From an optimization exercise on the open Yosys and OpenROAD flow, aimed at small area; shortcuts taken in it are not production practice. Only simulation tests tie the RTL to the original design; equivalence was not proved. Not every run is shown, and edits may drop behaviour that the tests do not exercise. Power and IR drop assume default switching activity.

**Run 1: metal layers overlaid**

Only two layers are drawn.
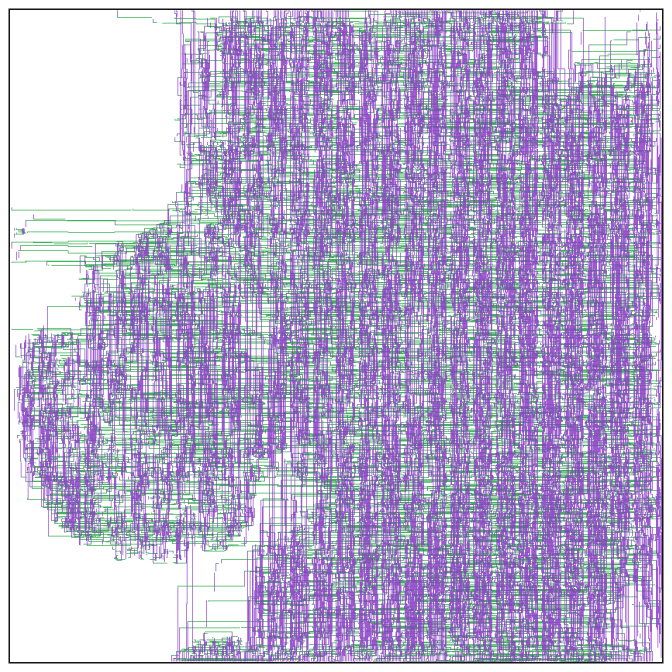
**Run 1: sequential cells grouped by signal name**

Bar = 100 um. Other sequential cells in the stronger gray, the rest of the logic in the fainter gray.
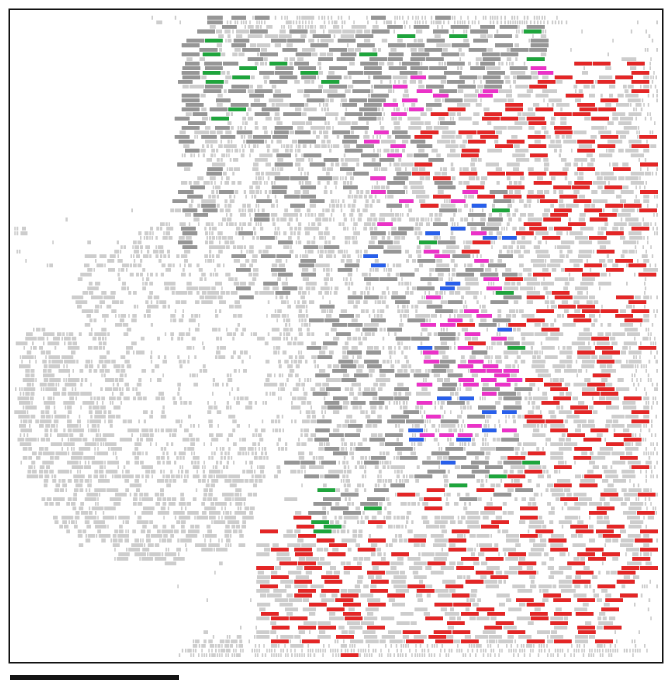
**Run 1: metal 4**

Bar = 100 um. Supply wires on this layer in gray.
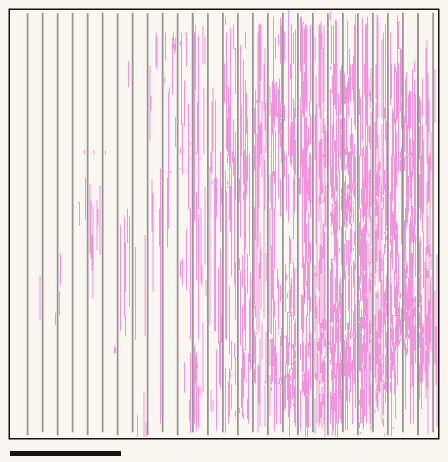
**Run 1: signal routing as the flow saved it**

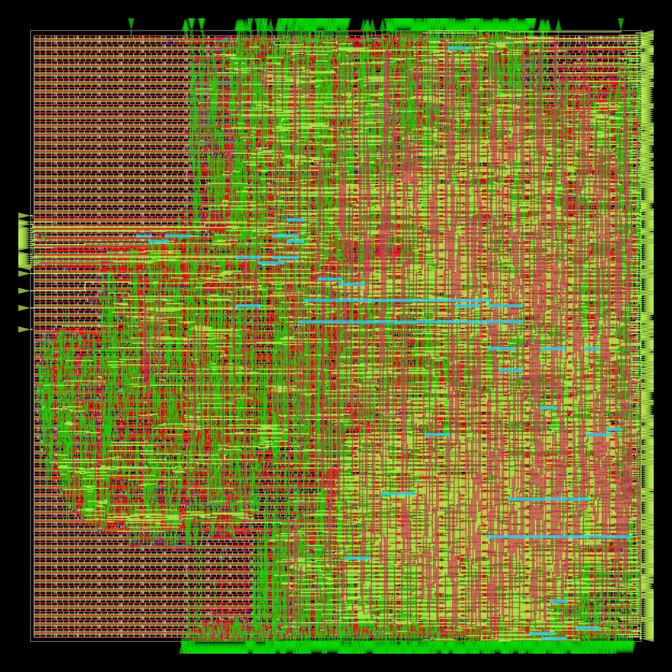
## flow/design.v in outline (module list and top-level ports)
// module test_mult_add: 1118 lines
// module test_opt_reg: 20 lines
// module test_pe_unq1: 231 lines
// module cb_unq1: 37 lines
// module cb_unq2: 33 lines
// module sb_unq1: 93 lines
// module pe_tile_new_unq1: 373 lines
module pe_tile_new_unq1 (
clk_in,
config_addr,
config_data,
config_read,
config_write,
out_BUS1_S0_T0,
in_BUS1_S0_T0,
out_BUS1_S0_T1,
in_BUS1_S0_T1,
out_BUS1_S0_T2,
in_BUS1_S0_T2,
out_BUS1_S0_T3,
in_BUS1_S0_T3,
out_BUS1_S0_T4,
in_BUS1_S0_T4,
out_BUS1_S1_T0,
in_BUS1_S1_T0,
out_BUS1_S1_T1,
in_BUS1_S1_T1,
out_BUS1_S1_T2,
in_BUS1_S1_T2,
out_BUS1_S1_T3,
in_BUS1_S1_T3,
out_BUS1_S1_T4,
in_BUS1_S1_T4,
out_BUS1_S2_T0,
in_BUS1_S2_T0,
out_BUS1_S2_T1,
in_BUS1_S2_T1,
out_BUS1_S2_T2,
in_BUS1_S2_T2,
out_BUS1_S2_T3,
in_BUS1_S2_T3,
out_BUS1_S2_T4,
in_BUS1_S2_T4,
out_BUS1_S3_T0,
in_BUS1_S3_T0,
out_BUS1_S3_T1,
in_BUS1_S3_T1,
out_BUS1_S3_T2,
in_BUS1_S3_T2,
out_BUS1_S3_T3,
in_BUS1_S3_T3,
out_BUS1_S3_T4,
in_BUS1_S3_T4,
out_BUS16_S0_T0,
in_BUS16_S0_T0,
out_BUS16_S0_T1,
in_BUS16_S0_T1,
out_BUS16_S0_T2,
in_BUS16_S0_T2,
out_BUS16_S0_T3,
in_BUS16_S0_T3,
out_BUS16_S0_T4,
in_BUS16_S0_T4,
out_BUS16_S1_T0,
in_BUS16_S1_T0,
out_BUS16_S1_T1,
in_BUS16_S1_T1,
out_BUS16_S1_T2,
in_BUS16_S1_T2,
out_BUS16_S1_T3,
in_BUS16_S1_T3,
out_BUS16_S1_T4,
in_BUS16_S1_T4,
out_BUS16_S2_T0,
in_BUS16_S2_T0,
out_BUS16_S2_T1,
in_BUS16_S2_T1,
out_BUS16_S2_T2,
in_BUS16_S2_T2,
out_BUS16_S2_T3,
in_BUS16_S2_T3,
out_BUS16_S2_T4,
in_BUS16_S2_T4,
out_BUS16_S3_T0,
in_BUS16_S3_T0,
out_BUS16_S3_T1,
in_BUS16_S3_T1,
out_BUS16_S3_T2,
in_BUS16_S3_T2,
out_BUS16_S3_T3,
in_BUS16_S3_T3,
out_BUS16_S3_T4,
in_BUS16_S3_T4,
gin_0,
gin_1,
gin_2,
gin_3,
gout,
reset,
tile_id,
read_data
);
  // ...
==> flow/flow/run.sh <==
#!/bin/bash
# Standard ORFS layout (standard.sh, unchanged synthesis) with two changes:
# - port buffers are buf_1 cells;
# - clock tree synthesis uses clkbuf_16 buffers, sink clusters of up to 20
#   flip-flops and no dummy loads.
# Each tool's output is logged under orfs/logs; make's own output goes to
# make.log here.
set -euo pipefail
export BUFFER_PORTS_ARGS="-buffer_cell sky130_fd_sc_hd__buf_1"
export CTS_ARGS="-sink_clustering_enable -repair_clock_nets -dont_use_dummy_load -buf_list sky130_fd_sc_hd__clkbuf_16 -sink_clustering_size 20 -sink_clustering_max_diameter 60"
bash standard.sh "BUFFER_PORTS_ARGS=$BUFFER_PORTS_ARGS" "CTS_ARGS=$CTS_ARGS" finish > make.log 2>&1
==> flow/standard.sh <==
#!/bin/bash
# synth_recipe.tcl (not shown) runs the flow's synth.tcl, then flattens the netlist and writes it again
# the make line also repeats each setting of config.mk as NAME=value (left out here)
make -C /OpenROAD-flow-scripts/flow DESIGN_CONFIG=/design/flow/config.mk WORK_HOME=/design/flow/orfs CLKGATE_MAP_FILE= SYNTH_SCRIPT=/design/flow/synth_recipe.tcl "${@:-finish}"
==> flow/config.mk <==
export PLATFORM = sky130hd
export DESIGN_NAME = pe_tile_new_unq1
export DESIGN_NICKNAME = pe_tile_new_unq1
export VERILOG_FILES = /design/flow/design.v
export SDC_FILE = /design/flow/constraint.sdc
export NUM_CORES = 4
export LEC_CHECK = 0
export CAP_MARGIN = 20
export CORE_MARGIN = 2
export CORE_UTILIZATION = 40
export SLEW_MARGIN = 20
==> flow/constraint.sdc <==
create_clock -name core_clock -period 30.0 [get_ports {clk_in}]
set_input_delay 6.0000 -clock core_clock [delete_from_list [all_inputs] [get_ports {clk_in}]]
set_output_delay 6.0000 -clock core_clock [all_outputs]
set_load 0.01 [all_outputs]
==> flow_metrics.tcl, run 1 <==
set metrics [dict create \
    cts_buffers 68 \
    place_area_sq_mm 0.0641 \
    clock_area_share_pct 2.58 \
    met3_usage_pct 21.5 \
    max_clock_freq_ghz 0.0363 \
    crit_arrival_ns 21.53 \
    synth_top_family_by_area "multiplexers" \
    worstSetupPathType "in2out" \
    seq_cells 827 \
    grt_use_met2_pct 63.5 \
    yosysSeqAreaShare_pct 40.1 \
    synth_cell_type_count 98 \
    hold_depth 1 \
    dp_cells 7353 \
    cts.path.max_buffers 3 \
    cts_setup_buffers 0 \
    cts-htree-levels 3 \
    cp.depth 46 \
    synth_flop_cell "edfxtp_1" \
    largest_reg_flops 320 \
    fin_ws_ns 2.47 \
    busiest_layer "met2" \
    grt_pass1_vias 51900 \
    tap_cells 1917 \
    rsz0062_at_grt "false" \
    comb_power_share_pct 11.1 \
    synth-seq-cells 827 \
    seq_power_mw 1.27 \
    die_w_um 387 \
    p_comb_uw 265 \
    post-route-period-util_pct 91.8 \
    core_sq_mm 0.146 \
    switching_share_pct 27.2 \
    layout_common_cells "buf_1 (798), mux2_2 (546), edfxtp_1 (540)" \
    fin_total_pwr_mw 2.38 \
    timing.hold.ws_ns 0.460 \
    hp-class "reg2reg" \
    worst-path-buf-inv 6 \
    drt_iter0_drc 10500 \
    ios 801 \
    place_congestion 1.06 \
    fillers 13500 \
    top_power_group "registers" \
    synth-xor-area-share_pct 2.88 \
    dp_hpwl_um 253000 \
    cts.clk_slew.worst_paths_ns 0.06 \
    p_seq_share_pct 53.5 \
    drive_gt1_share_pct 24.8 \
    dp_slack_ns 2.81 \
    area_growth_pct 12.6 \
    clk_latency_ns 0.71 \
    finalSetupViolCount 0 \
    synthArstFlopShare_pct 34.7 \
    ff2ff_setup_slack_ns 11.50 \
    antenna_found_initial 76 \
    fin_crit_ns 27.53 \
    synth-compound-area-share_pct 13.0 \
    overflow 0 \
    syn_avg_cell_area_sq_um 12.0 \
    synth_mux_area_share_pct 25.2 \
    drv_cap 0 \
    p_int_mw 1.73 \
    synth_top_area_cell "edfxtp_1" \
    drc 0 \
    critPathTopFamily "adder cells" \
    die_area_sq_mm 0.150 \
    cts_resized 0 \
    start_util_pct 40.3 \
    fin_skew_ns 0.102 \
    synth_top_area_share_pct 27.7 \
    yosys.area_share.simple_pct 8.07 \
    synthTopCellsByArea "edfxtp_1 (28%), mux4_2 (13%), mux2_2 (10%), dfrtp_1 (8.1%), fa_1 (5.0%)" \
    powerClk_uw 841 \
    multi_input_area_sq_mm 0.0330 \
    grt_max_degree 107 \
    crit_path_end_kind "output port" \
    cp_max_fo 21 \
    nets 6151 \
    ys_top_cells_by_count "mux2_2 (546), edfxtp_1 (540), nand2_1 (368)" \
    finalSetupTns_ns 0 \
    cts_tree "yes" \
    final_common_cell "buf_1" \
    synthCells 4876 \
    powerDensity_mw_per_mm2 36.0 \
    p_sw_uw 646 \
    fin_cells 7468 \
    cp_data_required_time_ns 24.00 \
    largest_class "multi-input gates" \
    final_cell_area_sq_mm 0.0660 \
    yosys.area_share.adder_pct 6.45 \
    worstRegToRegCells 47 \
    yosysMostFrequentCell "mux2_2" \
    syn-cell-area_sq_mm 0.0586 \
    routed_via_density 7.46 \
    synth_nets 5519 \
    clockRootBuffer "clkbuf_16" \
    rows 140 \
    buffer_area_share_pct 6.75 \
    cp_slowest_cell "nand3_1" \
    outcome "finished clean" \
    worst_slew_pin_slew_ns 1.38 \
    seqCellArea_sq_mm 0.0235 \
    ir_worst_vdd_mv 0.0342 \
    n_all_buffers 993 \
    cts.sinks 827 \
    maxSlewHeadroom_pct 8.18 \
    antenna_cells 45 \
    n_clock_buffer 68 \
    crit_top_cell "fa_1" \
    ys.warnings.count 8 \
    drv_slew 0 \
    synth_edf_count 540 \
    dr.pass1.iters 10 \
    cpPeakStageDelay_ns 0.82 \
    ant_nets 0 \
    met1_usage_pct 51.0 \
    num-nonclk-inverters 226 \
    hold_viol_final 0 \
    die_y_um 387 \
    clockPowerShare_pct 35.4 \
    startpoint_type "input port" \
    multi_input_area_share_pct 49.9 \
    hold_buffers 0 \
    grt_pass1_wl_um 459000 \
    portBuffers 800 \
    leakagePower_nw 23.4 \
    wl_met3_um 55000 \
    multi_input_cells 3392 \
]
-- 'metal layers overlaid' (at the start) --
metal 1 -> green  # wire length 112 mm
metal 2 -> purple  # wire length 141 mm
Routed WL: 344000 um
routed len/inst: 46.1 um
GRT Total Usage: 44.7%
Vias: 55700

-- 'sequential cells grouped by signal name' (at the start) --
cb_data1.cb_spare_q -> green  # flops 28
sb_wide.ungate_fn -> blue  # flops 20
sb_wide.side.track.id1 -> red  # flops 320
sb_wide.sb_fn -> magenta  # flops 60
Seq/total area: 35.6%
Util after Layout: 45.3%

-- 'metal 4' (at the start) --
share of all routed wire = 10%
longest straight run = 230 um
nets with wire on the layer = 499
wire length on this layer = 36.0 mm
main direction = vertical

-- 'signal routing as the flow saved it' (at the start) --
DRT met1 WL: 112000 um
Max Used Layer: met5
met2 routed wirelength: 141000 um

==> run 1 -> run 2 <==
==> flow/flow/run.sh (replaced) <==
#!/bin/bash
# Standard ORFS layout (standard.sh, unchanged synthesis) with two changes:
# - port buffers are buf_1 cells;
# - clock tree synthesis uses clkbuf_8 buffers, sink clusters of up to 14
#   flip-flops and no dummy loads.
# Each tool's output is logged under orfs/logs; make's own output goes to
# make.log here.
set -euo pipefail
export BUFFER_PORTS_ARGS="-buffer_cell sky130_fd_sc_hd__buf_1"
export CTS_ARGS="-sink_clustering_enable -repair_clock_nets -dont_use_dummy_load -buf_list sky130_fd_sc_hd__clkbuf_8 -sink_clustering_size 14 -sink_clustering_max_diameter 50"
bash standard.sh "BUFFER_PORTS_ARGS=$BUFFER_PORTS_ARGS" "CTS_ARGS=$CTS_ARGS" finish > make.log 2>&1
**Run 2: supply network**

Pins as bars on the die edge. Tap cells in gray.
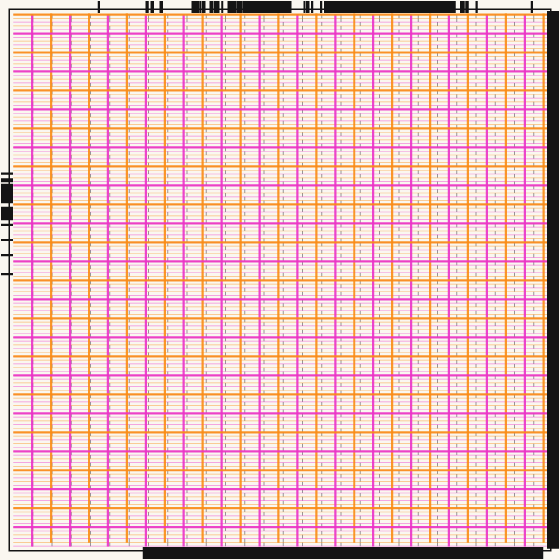
VDD -> orange
VSS -> magenta
signal pins = 801
tap cells = 1917
rows = 140
met5 straps = 28
met1 rails = 141
DIE HEIGHT: 387 um
Die Wd: 387 um
Core Area: 0.146 sq mm

**Run 2: signal routing as the flow saved it**

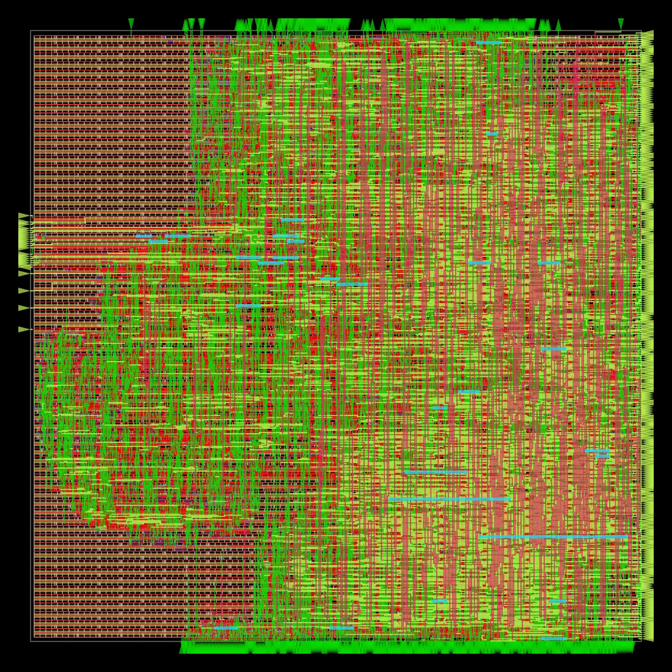
met2 routed wirelength: 141000 um
DRT met1 WL: 112000 um
routed len/inst: 45.8 um
GRT Total Usage: 44.5%

**Run 2: metal layers overlaid**

Only two layers are drawn.
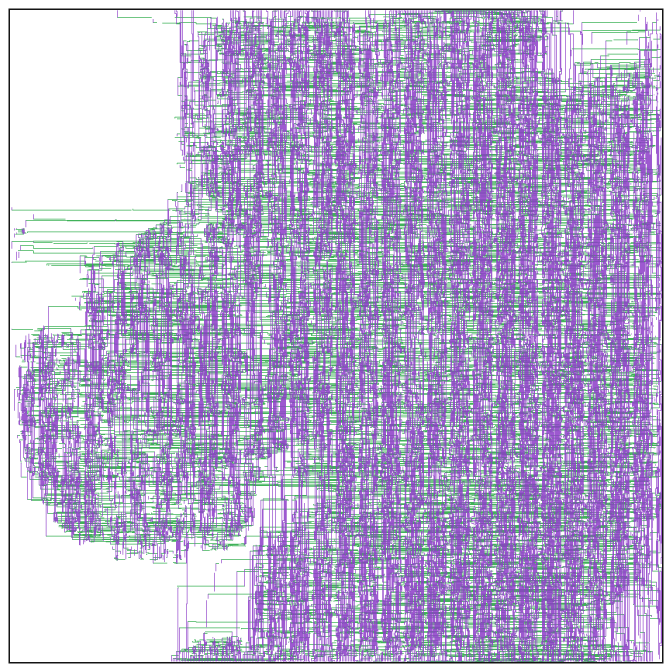
Routed WL: 344000 um
Vias: 55900

**Run 2: metal 4**

Bar = 100 um. Supply wires on this layer in gray.
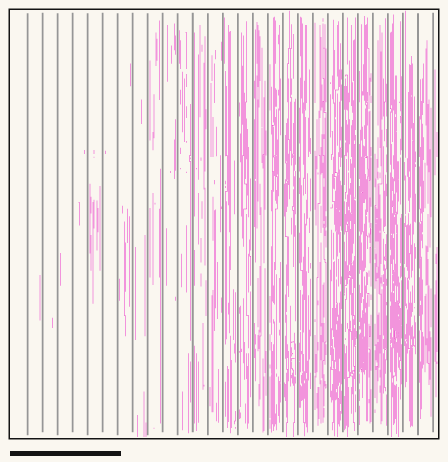
nets with wire on the layer = 497
longest straight run = 230 um
share of all routed wire = 10%
main direction = vertical
wire length on this layer = 36.0 mm

==> flow_metrics.tcl, run 2 <==
set metrics [dict create \
    final_cell_area_sq_mm 0.0656 \
    dp_slack_ns 2.81 \
    hp-class "reg2reg" \
    synth-seq-cells 827 \
    grt_pass1_vias 52100 \
    seq_cells 827 \
    cts_buffers 94 \
    overflow 0 \
    synth_nets 5519 \
    clk_latency_ns 0.88 \
    cp_data_required_time_ns 24.00 \
    top_power_group "registers" \
    post-route-period-util_pct 90.8 \
    drc 0 \
    die_area_sq_mm 0.150 \
    synth_flop_cell "edfxtp_1" \
    synth_mux_area_share_pct 25.2 \
    crit_path_end_kind "output port" \
    place_area_sq_mm 0.0641 \
    fin_cells 7503 \
    synthArstFlopShare_pct 34.7 \
    place_congestion 1.06 \
    largest_reg_flops 320 \
    grt_pass1_wl_um 457000 \
    worstRegToRegCells 48 \
    ios 801 \
    yosys.area_share.simple_pct 8.07 \
    antenna_found_initial 80 \
    multi_input_area_sq_mm 0.0330 \
    area_growth_pct 12.0 \
    n_clock_buffer 94 \
    cts_resized 0 \
    synth-compound-area-share_pct 13.0 \
    busiest_layer "met2" \
    wl_met3_um 53800 \
    nets 6177 \
    ir_worst_vdd_mv 0.0275 \
    cp_slowest_cell "nand3_1" \
    outcome "finished clean" \
    antenna_cells 54 \
    crit_top_cell "fa_1" \
    seqCellArea_sq_mm 0.0235 \
    fin_skew_ns 0.116 \
    num-nonclk-inverters 226 \
    multi_input_area_share_pct 50.2 \
    dp_cells 7353 \
    grt_max_degree 107 \
    ys_top_cells_by_count "mux2_2 (546), edfxtp_1 (540), nand2_1 (368)" \
    fin_util_pct 45.1 \
    multi_input_cells 3392 \
    seq-cell-share_pct 35.8 \
    switching_share_pct 28.5 \
    rsz0062_at_grt "false" \
    worst-path-buf-inv 8 \
    synth_edf_count 540 \
    powerClk_uw 710 \
    finalSetupViolCount 0 \
    startpoint_type "input port" \
    buffer_area_share_pct 6.79 \
    yosysMostFrequentCell "mux2_2" \
    ant_nets 0 \
    cts-htree-levels 3 \
    drive_gt1_share_pct 25.2 \
    largest_class "multi-input gates" \
    start_util_pct 40.3 \
    dr.pass1.iters 9 \
    hold_viol_final 0 \
    tap_cells 1917 \
    cts_tree "yes" \
    synth_cell_type_count 98 \
    clockPowerShare_pct 31.6 \
    portBuffers 800 \
    seq_power_mw 1.27 \
    timing.hold.ws_ns 0.453 \
    worst_slew_pin_slew_ns 1.45 \
    fin_crit_ns 27.24 \
    ys.warnings.count 8 \
    cp.depth 48 \
    rows 140 \
    crit_arrival_ns 21.24 \
    synth_top_family_by_area "multiplexers" \
    clock_area_share_pct 1.97 \
]
**Run 2: sequential cells grouped by signal name**

Bar = 100 um. Other sequential cells in the stronger gray, the rest of the logic in the fainter gray.
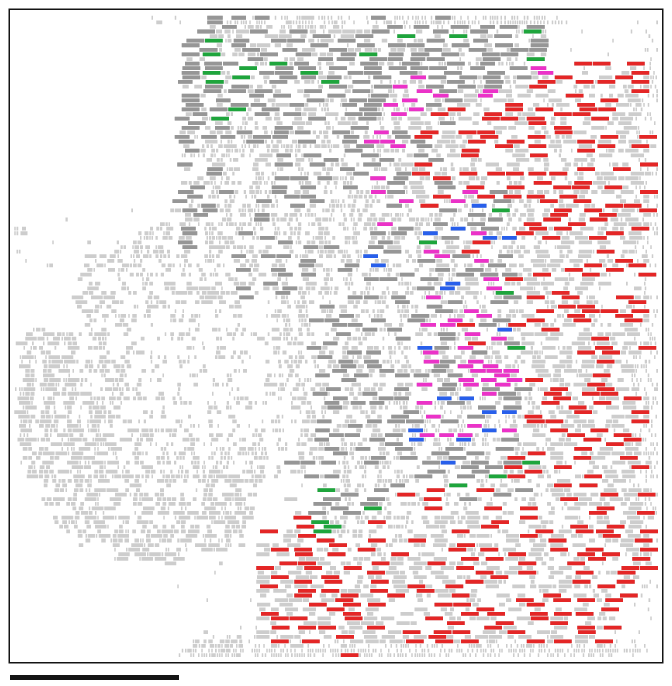

==> run 2 -> run 3 <==
==> flow/flow/run.sh (replaced) <==
#!/bin/bash
# Standard ORFS layout (standard.sh, unchanged synthesis) with two changes:
# - port buffers are buf_1 cells;
# - clock tree synthesis uses clkbuf_4 buffers, sink clusters of up to 8
#   flip-flops and no dummy loads.
# Each tool's output is logged under orfs/logs; make's own output goes to
# make.log here.
set -euo pipefail
export BUFFER_PORTS_ARGS="-buffer_cell sky130_fd_sc_hd__buf_1"
export CTS_ARGS="-sink_clustering_enable -repair_clock_nets -dont_use_dummy_load -buf_list sky130_fd_sc_hd__clkbuf_4 -sink_clustering_size 8 -sink_clustering_max_diameter 40"
bash standard.sh "BUFFER_PORTS_ARGS=$BUFFER_PORTS_ARGS" "CTS_ARGS=$CTS_ARGS" finish > make.log 2>&1
**Run 3: sequential cells grouped by signal name**

Bar = 100 um. Other sequential cells in the stronger gray, the rest of the logic in the fainter gray.
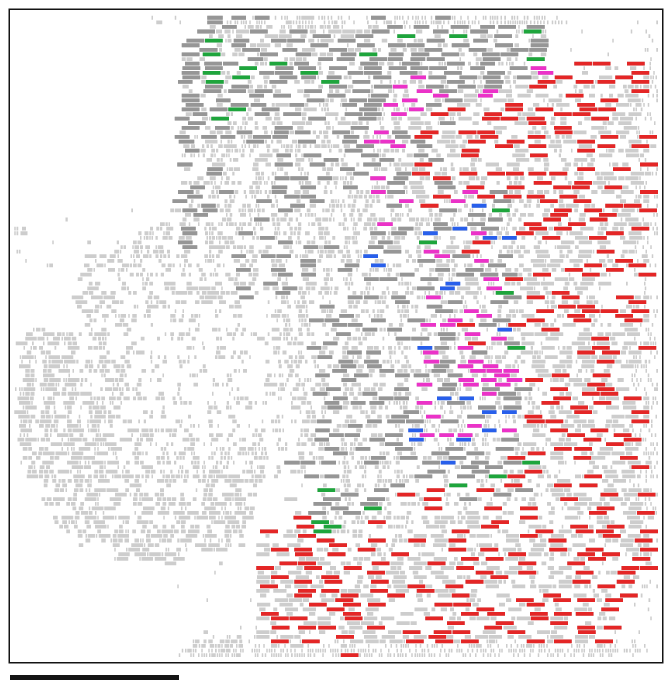
sb_wide.ungate_fn -> blue  # flops 20
sb_wide.side.track.id1 -> red  # flops 320
cb_data1.cb_spare_q -> green  # flops 28
sb_wide.sb_fn -> magenta  # flops 60
register area: 0.0235 sq mm
Seq/total area: 36.0%
Seq power: 1.27 mW

**Run 3: metal 4**

Bar = 100 um. Supply wires on this layer in gray.
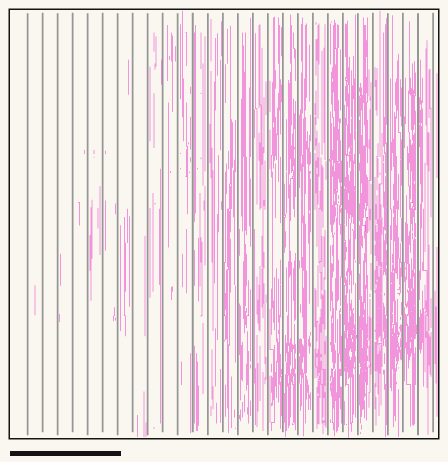
wire length on this layer = 36.2 mm
share of all routed wire = 11%
longest straight run = 267 um
main direction = vertical
Routed WL: 345000 um
Vias: 56100

==> flow_metrics.tcl, run 3 <==
set metrics [dict create \
    outcome "finished clean" \
    cp_data_required_time_ns 24.00 \
    synth-seq-cells 827 \
    grt_pass1_wl_um 459000 \
    p_comb_uw 265 \
    clockPowerShare_pct 29.8 \
    fin_cells 7550 \
    maxSlewHeadroom_pct 7.18 \
    synth-xor-area-share_pct 2.88 \
    drv_cap 0 \
    ir_worst_vdd_mv 0.0354 \
    portBuffers 800 \
    fin_total_pwr_mw 2.19 \
    top_power_group "registers" \
    max_clock_freq_ghz 0.0367 \
    area_growth_pct 11.6 \
    dp_hpwl_um 253000 \
    comb_power_share_pct 12.1 \
    worstSetupPathType "in2out" \
    grt_max_degree 107 \
    synth-compound-area-share_pct 13.0 \
    layout_common_cells "buf_1 (798), mux2_2 (546), edfxtp_1 (540)" \
    die_area_sq_mm 0.150 \
    hp-class "reg2reg" \
    fin_crit_ns 27.28 \
    seq_cells 827 \
    synth_flop_cell "edfxtp_1" \
    worst_slew_pin_slew_ns 1.39 \
    num-nonclk-inverters 226 \
    dp_slack_ns 2.81 \
    dr.pass1.iters 12 \
    cp.depth 48 \
    drv_slew 0 \
    clk_latency_ns 1.24 \
    crit_path_end_kind "output port" \
    cp_max_fo 21 \
    finalSetupTns_ns 0 \
    fillers 13600 \
    drc 0 \
    drive_gt1_share_pct 25.8 \
    hold_depth 1 \
    hold_viol_final 0 \
    hold_buffers 0 \
    buffer_area_share_pct 6.81 \
    drt_iter0_drc 10600 \
    ff2ff_setup_slack_ns 11.85 \
    ios 801 \
    largest_class "multi-input gates" \
    fin_skew_ns 0.154 \
    cts_tree "yes" \
    yosys.area_share.adder_pct 6.45 \
    synth_top_area_cell "edfxtp_1" \
    rows 140 \
    cpPeakStageDelay_ns 0.79 \
    p_sw_uw 643 \
    clockRootBuffer "clkbuf_4" \
    synth_top_area_share_pct 27.7 \
    nets 6224 \
    syn_avg_cell_area_sq_um 12.0 \
    antenna_found_initial 87 \
    powerDensity_mw_per_mm2 33.5 \
    clock_area_share_pct 1.62 \
    wl_met1_um 112000 \
    core_sq_mm 0.146 \
    ant_nets 0 \
    crit_top_cell "fa_1" \
    synth_mux_area_share_pct 25.2 \
    busiest_layer "met2" \
    final_cell_area_sq_mm 0.0654 \
    switching_share_pct 29.4 \
    synth_top_family_by_area "multiplexers" \
    die_y_um 387 \
    powerClk_uw 653 \
    multi_input_area_share_pct 50.4 \
    tap_cells 1917 \
    p_seq_share_pct 58.1 \
    grt_pass1_vias 52600 \
    synthTopCellsByArea "edfxtp_1 (28%), mux4_2 (13%), mux2_2 (10%), dfrtp_1 (8.1%), fa_1 (5.0%)" \
    finalSetupViolCount 0 \
    cts_buffers 141 \
    cts.clk_slew.worst_paths_ns 0.07 \
    grt_use_met2_pct 63.0 \
    synthCells 4876 \
    place_congestion 1.06 \
    synth_edf_count 540 \
    yosysSeqAreaShare_pct 40.1 \
    synthArstFlopShare_pct 34.7 \
    antenna_cells 54 \
    cts.sinks 827 \
    yosysMostFrequentCell "mux2_2" \
    syn-cell-area_sq_mm 0.0586 \
    fin_util_pct 44.9 \
    post-route-period-util_pct 90.9 \
    n_clock_buffer 141 \
    dp_cells 7353 \
    synth_cell_type_count 98 \
    worstRegToRegCells 49 \
    ys.warnings.count 8 \
    routed_via_density 7.43 \
    cts.path.max_buffers 3 \
    rsz0062_at_grt "false" \
    worst-path-buf-inv 8 \
    overflow 0 \
]
**Run 3: signal routing as the flow saved it**

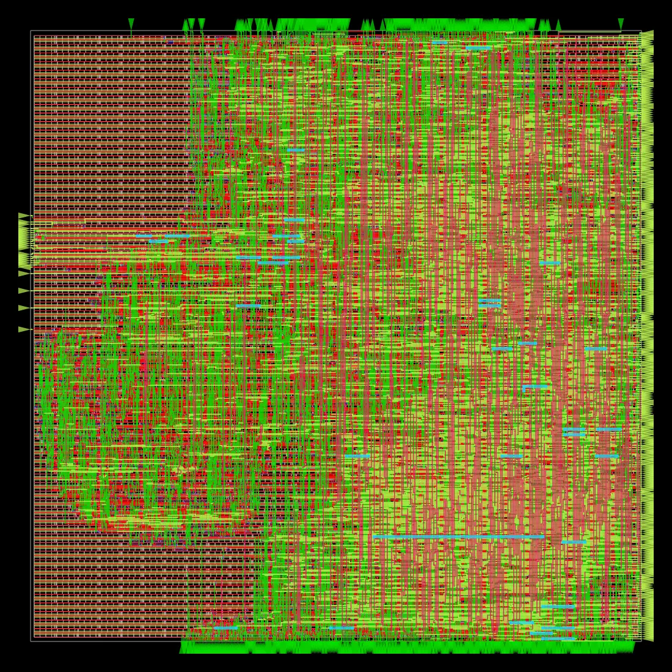
DR WL met3: 55300 um
met2 routed wirelength: 141000 um
routed len/inst: 45.6 um

**Run 3: metal layers overlaid**

Only two layers are drawn.
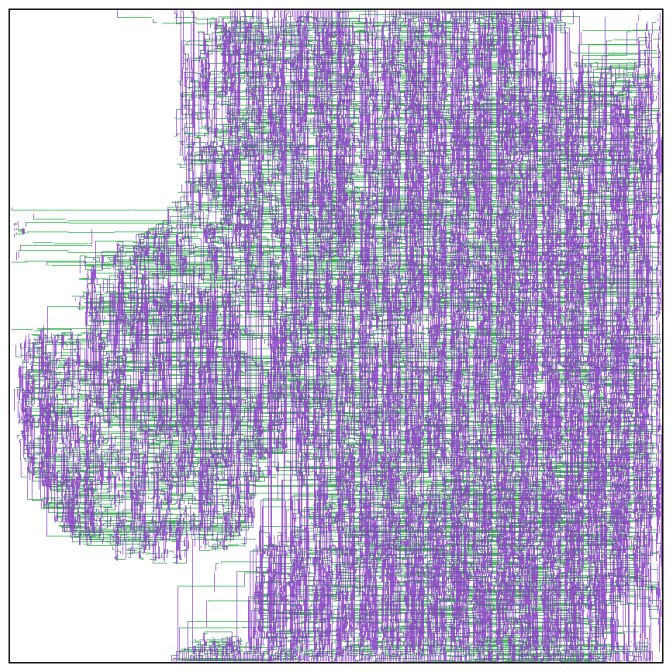
metal 1 -> green  # wire length 112 mm
metal 2 -> purple  # wire length 141 mm
GRT Total Usage: 44.8%

re-timing with driven ports:
The flow's constraints put no driver on any port. The routed layouts listed below were extracted and timed again, unchanged, in two steps.
Step 1 assumes that a clkbuf_16 drives the clock port and a buf_2 every other input.
Step 2 moves the port delays by t, midway between the first and last clock arrival at a register: inputs arrive t later, outputs are due t later. That takes back most of the time a late clock gives input paths.
Slacks: no drivers / after step 1 / after step 2; pairs: no drivers / after step 1.
run	shift t [ns]	setup WS [ns]	worst hold slack (ns)	worst register clock-pin slew, ns
run 1	0.740	2.469 / 2.420 / 2.420	0.460 / 0.460 / 0.460	0.09 / 0.09
run 2	0.910	2.759 / 2.710 / 2.710	0.453 / 0.453 / 0.453	0.10 / 0.10
run 3	1.240	2.721 / 2.678 / 2.678	0.462 / 0.462 / 0.462	0.11 / 0.11
After both steps every run listed still meets setup and hold.
